Background: an optimization exercise with open tools, aiming at small area, a short achievable clock period and few clock cycles. Do not read the settings as production practice. The RTL was checked by simulation tests, not by an equivalence proof against the original design.

**Local utilization**

Bar = 200 um. 29 x 29 tiles, from dark blue (low) to red (high), 0 to 100% covered.
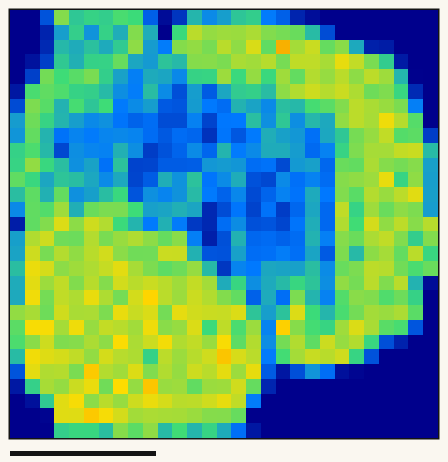
**Sequential cells colored by netlist name**

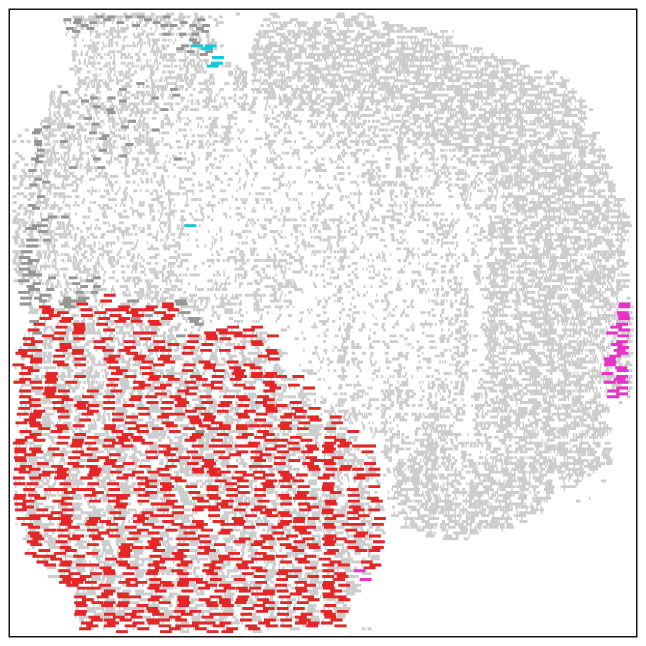
**The worst timing path**

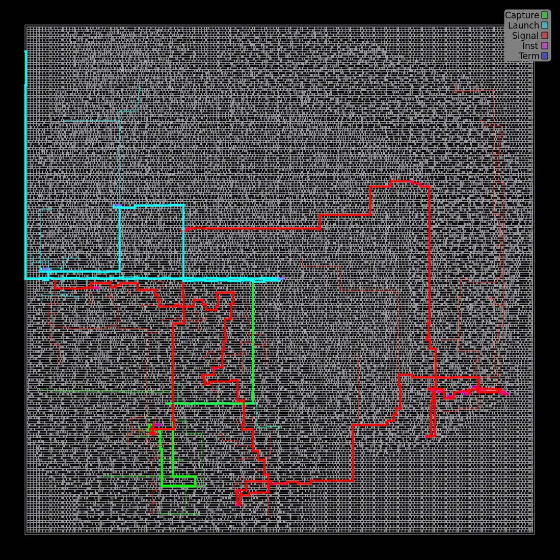
### design/flow/design.v
module CPU(
    input             clk,
    input             rst,
	 input      [31:0] instr_out,
    input      [31:0] data_out,
    output reg        instr_read,
	 output reg [31:0] instr_addr,
	 output reg        data_read,
    output reg [3:0]  data_write,
	 output reg [31:0] data_addr,
    output reg [31:0] data_in   
);
	localparam [2:0] INSTR_READ = 3'b000, INSTR_DECODE = 3'b001, MIDDLE = 3'b010, LOAD = 3'b011, NEXT_INSTR = 3'b100;
	reg [2:0] state;
	reg [31:0] imm;
	reg [6:0] funct7, opcode;
	reg [4:0] rs1, rs2, rd;
	reg [2:0] funct3;
	reg [31:0] x[0:31];  
	integer i;
    wire [31:0] load_shifted = data_out >> (data_addr[1:0] * 8);
    function [31:0] get_upper_bits(input [63:0] product);
        get_upper_bits = product[63:32];
    endfunction
always@(posedge clk) 
begin
	if(rst == 1'b1)
	begin
		instr_read <= 1'b1;
		instr_addr <= 32'd0;
		data_read <= 1'b0;
		data_write <= 4'b0;
		data_addr <= 32'd0;
		imm <= 32'd0;
		for(i = 0; i < 32; i = i + 1)
			x[i] <= 32'b0;
		state <= INSTR_READ;
	end
	else
    begin 
        case(state)
            INSTR_READ:
            begin
                {funct7, rs2, rs1, funct3, rd, opcode} <= instr_out;
                instr_read <= 1'b0;
                state <= INSTR_DECODE;
            end
            INSTR_DECODE:
            begin
                case(opcode)
                    7'b0110011:  
                    begin
							case({funct7, funct3})
								10'b0000000000: x[rd] <= x[rs1] + x[rs2];
                                10'b0100000000: x[rd] <= x[rs1] - x[rs2];
								10'b0000000001: x[rd] <= x[rs1] << x[rs2][4:0];
								10'b0000000010: x[rd] <= ($signed(x[rs1]) < $signed(x[rs2])) ? 32'd1 : 32'd0;   
								10'b0000000011: x[rd] <= ($unsigned(x[rs1]) < $unsigned(x[rs2])) ? 32'd1 : 32'd0;   
								10'b0000000100: x[rd] <= x[rs1] ^ x[rs2];
								10'b0000000101: x[rd] <= ($unsigned(x[rs1]) >> x[rs2][4:0]);
                                10'b0100000101: x[rd] <= ($signed(x[rs1]) >>> x[rs2][4:0]);  
								10'b0000000110: x[rd] <= x[rs1] | x[rs2]; 
								10'b0000000111: x[rd] <= x[rs1] & x[rs2];
                                10'b0000001000: 
                                begin
                                    x[rd] <= ($signed(x[rs1]) * $signed(x[rs2]));
                                end
                                10'b0000001001: 
                                begin
                                    x[rd] <= get_upper_bits($signed(x[rs1]) * $signed(x[rs2]));
                                end
                                10'b0000001011: 
                                begin
                                    x[rd] <= get_upper_bits($unsigned(x[rs1]) * $unsigned(x[rs2]));
                                end
                            endcase
                            instr_addr <= instr_addr + 32'd4;
                            state <= NEXT_INSTR;
                    end
                    7'b0000011:  
                    begin
						imm <= {{20{instr_out[31]}}, instr_out[31:20]};
						data_addr <= x[rs1] + {{20{instr_out[31]}}, instr_out[31:20]};
						data_read <= 1'b1;
						state <= MIDDLE;
                    end
                    7'b0010011:  
                    begin
                        case(funct3[1:0])
                            2'b01:
                            begin
                                case({funct7, funct3[2]})
									8'b00000000: x[rd] <= $unsigned(x[rs1]) << rs2;
                                    8'b00000001: x[rd] <= ($unsigned(x[rs1]) >> rs2);
                                    8'b01000001: x[rd] <= ($signed(x[rs1]) >>> rs2);
								endcase
                                state <= NEXT_INSTR;
                            end
                            default:
                            begin
								imm <= {{20{instr_out[31]}}, instr_out[31:20]};
                                state <= MIDDLE;
                            end
                        endcase
                        instr_addr <= instr_addr + 32'd4;
                    end
                    7'b1100111:  
                    begin
						imm <= {{20{instr_out[31]}}, instr_out[31:20]};	
						x[rd] <= instr_addr + 32'd4;
						instr_addr <= {{20{instr_out[31]}}, instr_out[31:20]} + x[rs1] & 32'b11111111111111111111111111111110;			
						state <= NEXT_INSTR;
                    end
                    7'b0100011:  
                    begin
						imm <= {{20{instr_out[31]}}, instr_out[31:25], instr_out[11:7]}; 	
						data_addr <= x[rs1] + {{20{instr_out[31]}}, instr_out[31:25], instr_out[11:7]};
						instr_addr <= instr_addr + 32'd4;
						state <= MIDDLE;
                    end
                    7'b1100011:  
                    begin
						imm <= {{19{instr_out[31]}}, instr_out[31], instr_out[7], instr_out[30:25], instr_out[11:8], 1'b0}; 
						state <= MIDDLE;
                    end
                    7'b0010111:  
                    begin
						imm <= {instr_out[31:12], 12'b0};
						state <= MIDDLE;
                    end
                    7'b0110111:  
                    begin
						imm <= {instr_out[31:12], 12'b0};
						state <= MIDDLE;		
                    end
                    7'b1101111:  
                    begin
						imm <= {{11{instr_out[31]}}, instr_out[31], instr_out[19:12], instr_out[20], instr_out[30:21], 1'b0};
						state <= MIDDLE;
                    end
					default:
					begin
						state <= NEXT_INSTR;  
					end
                endcase
                instr_read <= 1'b1;
            end
            MIDDLE:
            begin
                case(opcode)
                    7'b0000011:  
                    begin
                        data_read <= 1'b1;
                        state <= LOAD;
                    end
                    7'b0010011:  
                    begin
                        case(funct3)
							3'b000: x[rd] <= x[rs1] + imm; 
							3'b010: x[rd] <= ($signed(x[rs1]) < $signed(imm)) ? 32'b1 : 32'b0; 
							3'b011: x[rd] <= ($unsigned(x[rs1]) < $unsigned(imm)) ? 32'b1 : 32'b0; 
							3'b100: x[rd] <= x[rs1] ^ imm; 
							3'b110: x[rd] <= x[rs1] | imm; 
							3'b111: x[rd] <= x[rs1] & imm; 		 	
						endcase
                        state <= NEXT_INSTR;
                        end
                    7'b0100011:  
                    begin
                        data_in <= x[rs2] << data_addr[1:0]*  8;
                        case(funct3)
                            3'b010: data_write <= 4'b1111 << data_addr[1:0];    
                            3'b000: data_write <= 4'b0001 << data_addr[1:0];    
                            3'b001: data_write <= 4'b0011 << data_addr[1:0]; 	
                        endcase
                        state <= NEXT_INSTR;
                    end
                    7'b1100011:  
                    begin
                        case(funct3)
                            3'b000: instr_addr <= (x[rs1] == x[rs2]) ? (instr_addr + imm) : (instr_addr + 32'd4);
							3'b001: instr_addr <= (x[rs1] != x[rs2]) ? (instr_addr + imm) : (instr_addr + 32'd4);
							3'b100: instr_addr <= ($signed(x[rs1]) < $signed(x[rs2])) ? (instr_addr + imm) : (instr_addr + 32'd4);
							3'b101: instr_addr <= ($signed(x[rs1]) >= $signed(x[rs2])) ? (instr_addr + imm) : (instr_addr + 32'd4);
							3'b110: instr_addr <= ($unsigned(x[rs1]) < $unsigned(x[rs2])) ? (instr_addr + imm) : (instr_addr + 32'd4);
							3'b111: instr_addr <= ($unsigned(x[rs1]) >= $unsigned(x[rs2])) ? (instr_addr + imm) : (instr_addr + 32'd4);
                        endcase
                        state <= NEXT_INSTR;
                    end
                    7'b0010111:  
                    begin
						x[rd] <= instr_addr + imm;
						instr_addr <= instr_addr + 32'd4;
						state <= NEXT_INSTR;
                    end
                    7'b0110111:  
                    begin
                        x[rd] <= imm;
                        instr_addr <= instr_addr + 32'd4;
                        state <= NEXT_INSTR;
                    end
                    7'b1101111:  
                    begin
                        x[rd] <= instr_addr + 32'd4;
                        instr_addr <= instr_addr + imm;
                        state <= NEXT_INSTR;
                    end               
                endcase
            end      
            LOAD:
			begin
                case(opcode)
                    7'b0000011:  
                    begin
                        data_read <= 1'b0;
                        case(funct3)
                            3'b010: x[rd] <= data_out;
                            3'b000: x[rd] <= {{24{load_shifted[7]}}, load_shifted[7:0]};
                            3'b001: x[rd] <= {{16{load_shifted[15]}}, load_shifted[15:0]};
                            3'b100: x[rd] <= {24'b0, load_shifted[7:0]};
                            3'b101: x[rd] <= {16'b0, load_shifted[15:0]};
                        endcase
                        instr_addr <= instr_addr + 32'd4;
                        state <= NEXT_INSTR;
                    end
                endcase
			end
            NEXT_INSTR:
			begin
				instr_read <= 1'b1;
				data_read <= 1'b0;
				data_write <= 4'b0;
				data_addr <= 32'b0;
				imm <= 32'd0;
				x[5'b0] <= 32'd0;
				state <= INSTR_READ;
			end
        endcase
        end
    end
endmodule
### design/flow/run.sh
#!/bin/bash
# synth_recipe.tcl (not shown) runs the flow's synth.tcl, then flattens the netlist and writes it again
# the make line also repeats each setting of config.mk as NAME=value (left out here)
make -C /OpenROAD-flow-scripts/flow DESIGN_CONFIG=/design/flow/config.mk WORK_HOME=/design/flow/orfs CLKGATE_MAP_FILE= SYNTH_SCRIPT=/design/flow/synth_recipe.tcl finish
### design/flow/config.mk
export PLATFORM = sky130hd
export DESIGN_NAME = CPU
export DESIGN_NICKNAME = CPU
export VERILOG_FILES = /design/flow/design.v
export SDC_FILE = /design/flow/constraint.sdc
export NUM_CORES = 8
export LEC_CHECK = 0
export CAP_MARGIN = 20
export CORE_MARGIN = 2
export CORE_UTILIZATION = 40
export SLEW_MARGIN = 20
### design/flow/constraint.sdc
create_clock -name core_clock -period 20.0 [get_ports {clk}]
set_input_delay 4.0000 -clock core_clock [delete_from_list [all_inputs] [get_ports {clk}]]
set_output_delay 4.0000 -clock core_clock [all_outputs]
set_load 0.01 [all_outputs]
==> flow_summary.ini <==
[timing]
finalCritPeriodShare = 0.756
rsz0062_at_grt = no
fmax_ghz = 0.0661

[synthesis]
synth-async-reset-ratio = 0
yosysMostFrequentCell = nor2_1
ys_ff_latch = 1203
yosys.area.top_type = edfxtp_1
syn_inst = 13900

[critical_path]
rr_endpoint = x[2][7]$_SDFFCE_PN0P_
crit_arrival_ns = 15.76
path_buf_inv = 9
cp_max_fo = 78
max_stage_delay_ns = 1.13
cp.depth = 35
crit_path_end_kind = flop
crit_family = adder cells

[drt]
drc = 0
drt_iter0_markers = 17500
ant_nets = 0

[final_layout]
drive_gt1_frac = 0.105
area_delta_synth_final_pct = 9.08

[worst_hold_path]
hold_path_class = flop to flop
hold_depth = 2

[clock_tree]
clockRootBuffer = clkbuf_16
clk_latency_ns = 0.92

[grt]
grt_pass1_wl_um = 947000
grt_max_degree = 99
antenna_found_initial = 68

[placement]
dp_hpwl_um = 502000
place_congestion = 1.10

[status]
run_status = complete, no violations

[floorplanning]
ios = 168
Testbench counts, summed over its fixed seeds: cycles 113,721.
-- 'local utilization' (at the start) --
tiles over 75% full	0.80%
fullest tile	80%
densest ninth of the die	south-west
emptiest ninth of the die	south-east
mean over tiles	41%
nearly empty tiles	12%
initial core utilization: 0.401
Core Region: 339,000 um^2
post-layout util: 0.437

-- 'sequential cells colored by netlist name' (at the start) --
color	signal	placed flops
red	`x`	1,024
cyan	`funct7`	7
magenta	`data_in`	32
not colored	140
Register Area: 35,000 um^2
sequential cell area share: 0.236

-- 'the worst timing path' (at the start) --
final worst slack: 4.88 ns
Non-Filler Instances: 18.4k
Setup TNS: 0 ns
min Tclk post-route: 15.12 ns

-- metal layers --
layer | vias up | part of all wire | global-route usage
met3 | 2385 | 0.13 | 0.130
li1 | 47700 | - | -
met5 | - | 0.00046 | 0
met4 | 46 | 0.082 | 0.262
met2 | 9146 | 0.42 | 0.570
met1 | 60700 | 0.36 | 0.494
-- how the worst min path moves through the flow --
stage                                from                         end
2_1_floorplan            rs1[0]$_DFFE_PP_                        flop
4_1_cts        data_addr[23]$_SDFFE_PP0P_  data_addr[23]$_SDFFE_PP0P_
5_1_grt        data_addr[21]$_SDFFE_PP0P_  data_addr[21]$_SDFFE_PP0P_
3_3_place_gp   data_addr[23]$_SDFFE_PP0P_  data_addr[23]$_SDFFE_PP0P_
6_report       data_addr[23]$_SDFFE_PP0P_  data_addr[23]$_SDFFE_PP0P_
3_5_place_dp   data_addr[23]$_SDFFE_PP0P_  data_addr[23]$_SDFFE_PP0P_
-- per-stage QoR --
step	area, um^2	utilization	worst slack [ns]	hold slack (ns)
2_1_floorplan	136000	-	7.96	0.449
3_3_place_gp	144000	0.423	5.45	0.454
3_5_place_dp	144000	0.423	5.33	0.455
4_1_cts	148000	0.437	5.32	0.463
5_1_grt	148000	0.437	4.82	0.488
6_report	148000	0.437	4.88	0.463
-- cell usage in the layout, fill, tap and decap left out, drive strengths merged, types with 37 or more instances in the layout --
cell           instances
edfxtp              1088
o21ai                471
nor2b                 45
o21a                  40
nand4                 77
buf                  481
mux4                 429
clkdlybuf4s50        166
nand2               1165
nand3                248
xnor2                168
nor3                 287
clkinv                80
o2111ai               37
a31oi                 96
mux2i                561
a22oi                152
o221ai                68
mux2                  56
fa                  1477
clkbuf               167
nor2                1819
a211oi               121
xor2                  92
o31ai                 37
o211ai                92
or3                   37
nor4                  88
o21bai                64
ha                   669
a21o                 128
nand2b                49
a221oi                69
and3                  70
a21oi                682
dfxtp                115
o22ai                138
inv                 1761
-- area by class of cell --
class	instances	area, um^2
Multi-Input combinational cell	9964	90900
Fill cell	32800	191000
Antenna cell	34	85.1
Clock buffer	166	3680
Tap cell	4536	5680
Inverter	1772	6650
Timing Repair Buffer	648	5420
Sequential cell	1203	35000
Clock inverter	88	916
-- state kept, by name, indices dropped and copies added, names as in the netlist, named ones only --
register and flops:
x 1024, data_addr 32, data_in 32, imm 32, instr_addr 32, funct7 7, opcode 7, rd 5
rs1 5, rs2 5, data_write 4, funct3 3, state 3, data_read 1, instr_read 1
-- tightest hold or removal path, stage by stage, from the launching register on --
cell	delay [ns]
dfxtp_1	0.30
nand3_1	0.06
a21oi_1	0.05
-- logic make-up after synthesis --
| kind of cell | count (synthesis) | synth area share |
|---|---|---|
| xor+xnor | 260 | 0.0167 |
| flops | 1203 | 0.257 |
| mux | 1046 | 0.118 |
| simple gates | 4039 | 0.128 |
| fa+ha+maj | 2146 | 0.279 |
| compound gates | 2473 | 0.119 |
| buf+inv | 2743 | 0.0820 |

-- re-timing with driven ports --
The flow's constraints put no driver on any port. The routed layout listed below was extracted and timed again, unchanged, in two steps. Step 1 sets driving cells, clkbuf_16 on the clock port and buf_2 on the other inputs (assumed; they add their load-dependent delay and slew). Step 2 moves the port delays by t, midway between the first and last clock arrival at a register: inputs arrive t later, outputs are due t later. That takes back most of the time a late clock gives input paths. Three values: no drivers, after step 1, after step 2; two values: the first two.
t (ns): 0.958
setup slack, ns: 4.875 / 4.875 / 4.875
hold WS [ns]: 0.463 / 0.463 / 0.463
After both steps setup and hold are still met in this run. The setup slack of this run moves by 0.000 ns with the drivers and by 0.000 ns with both steps.
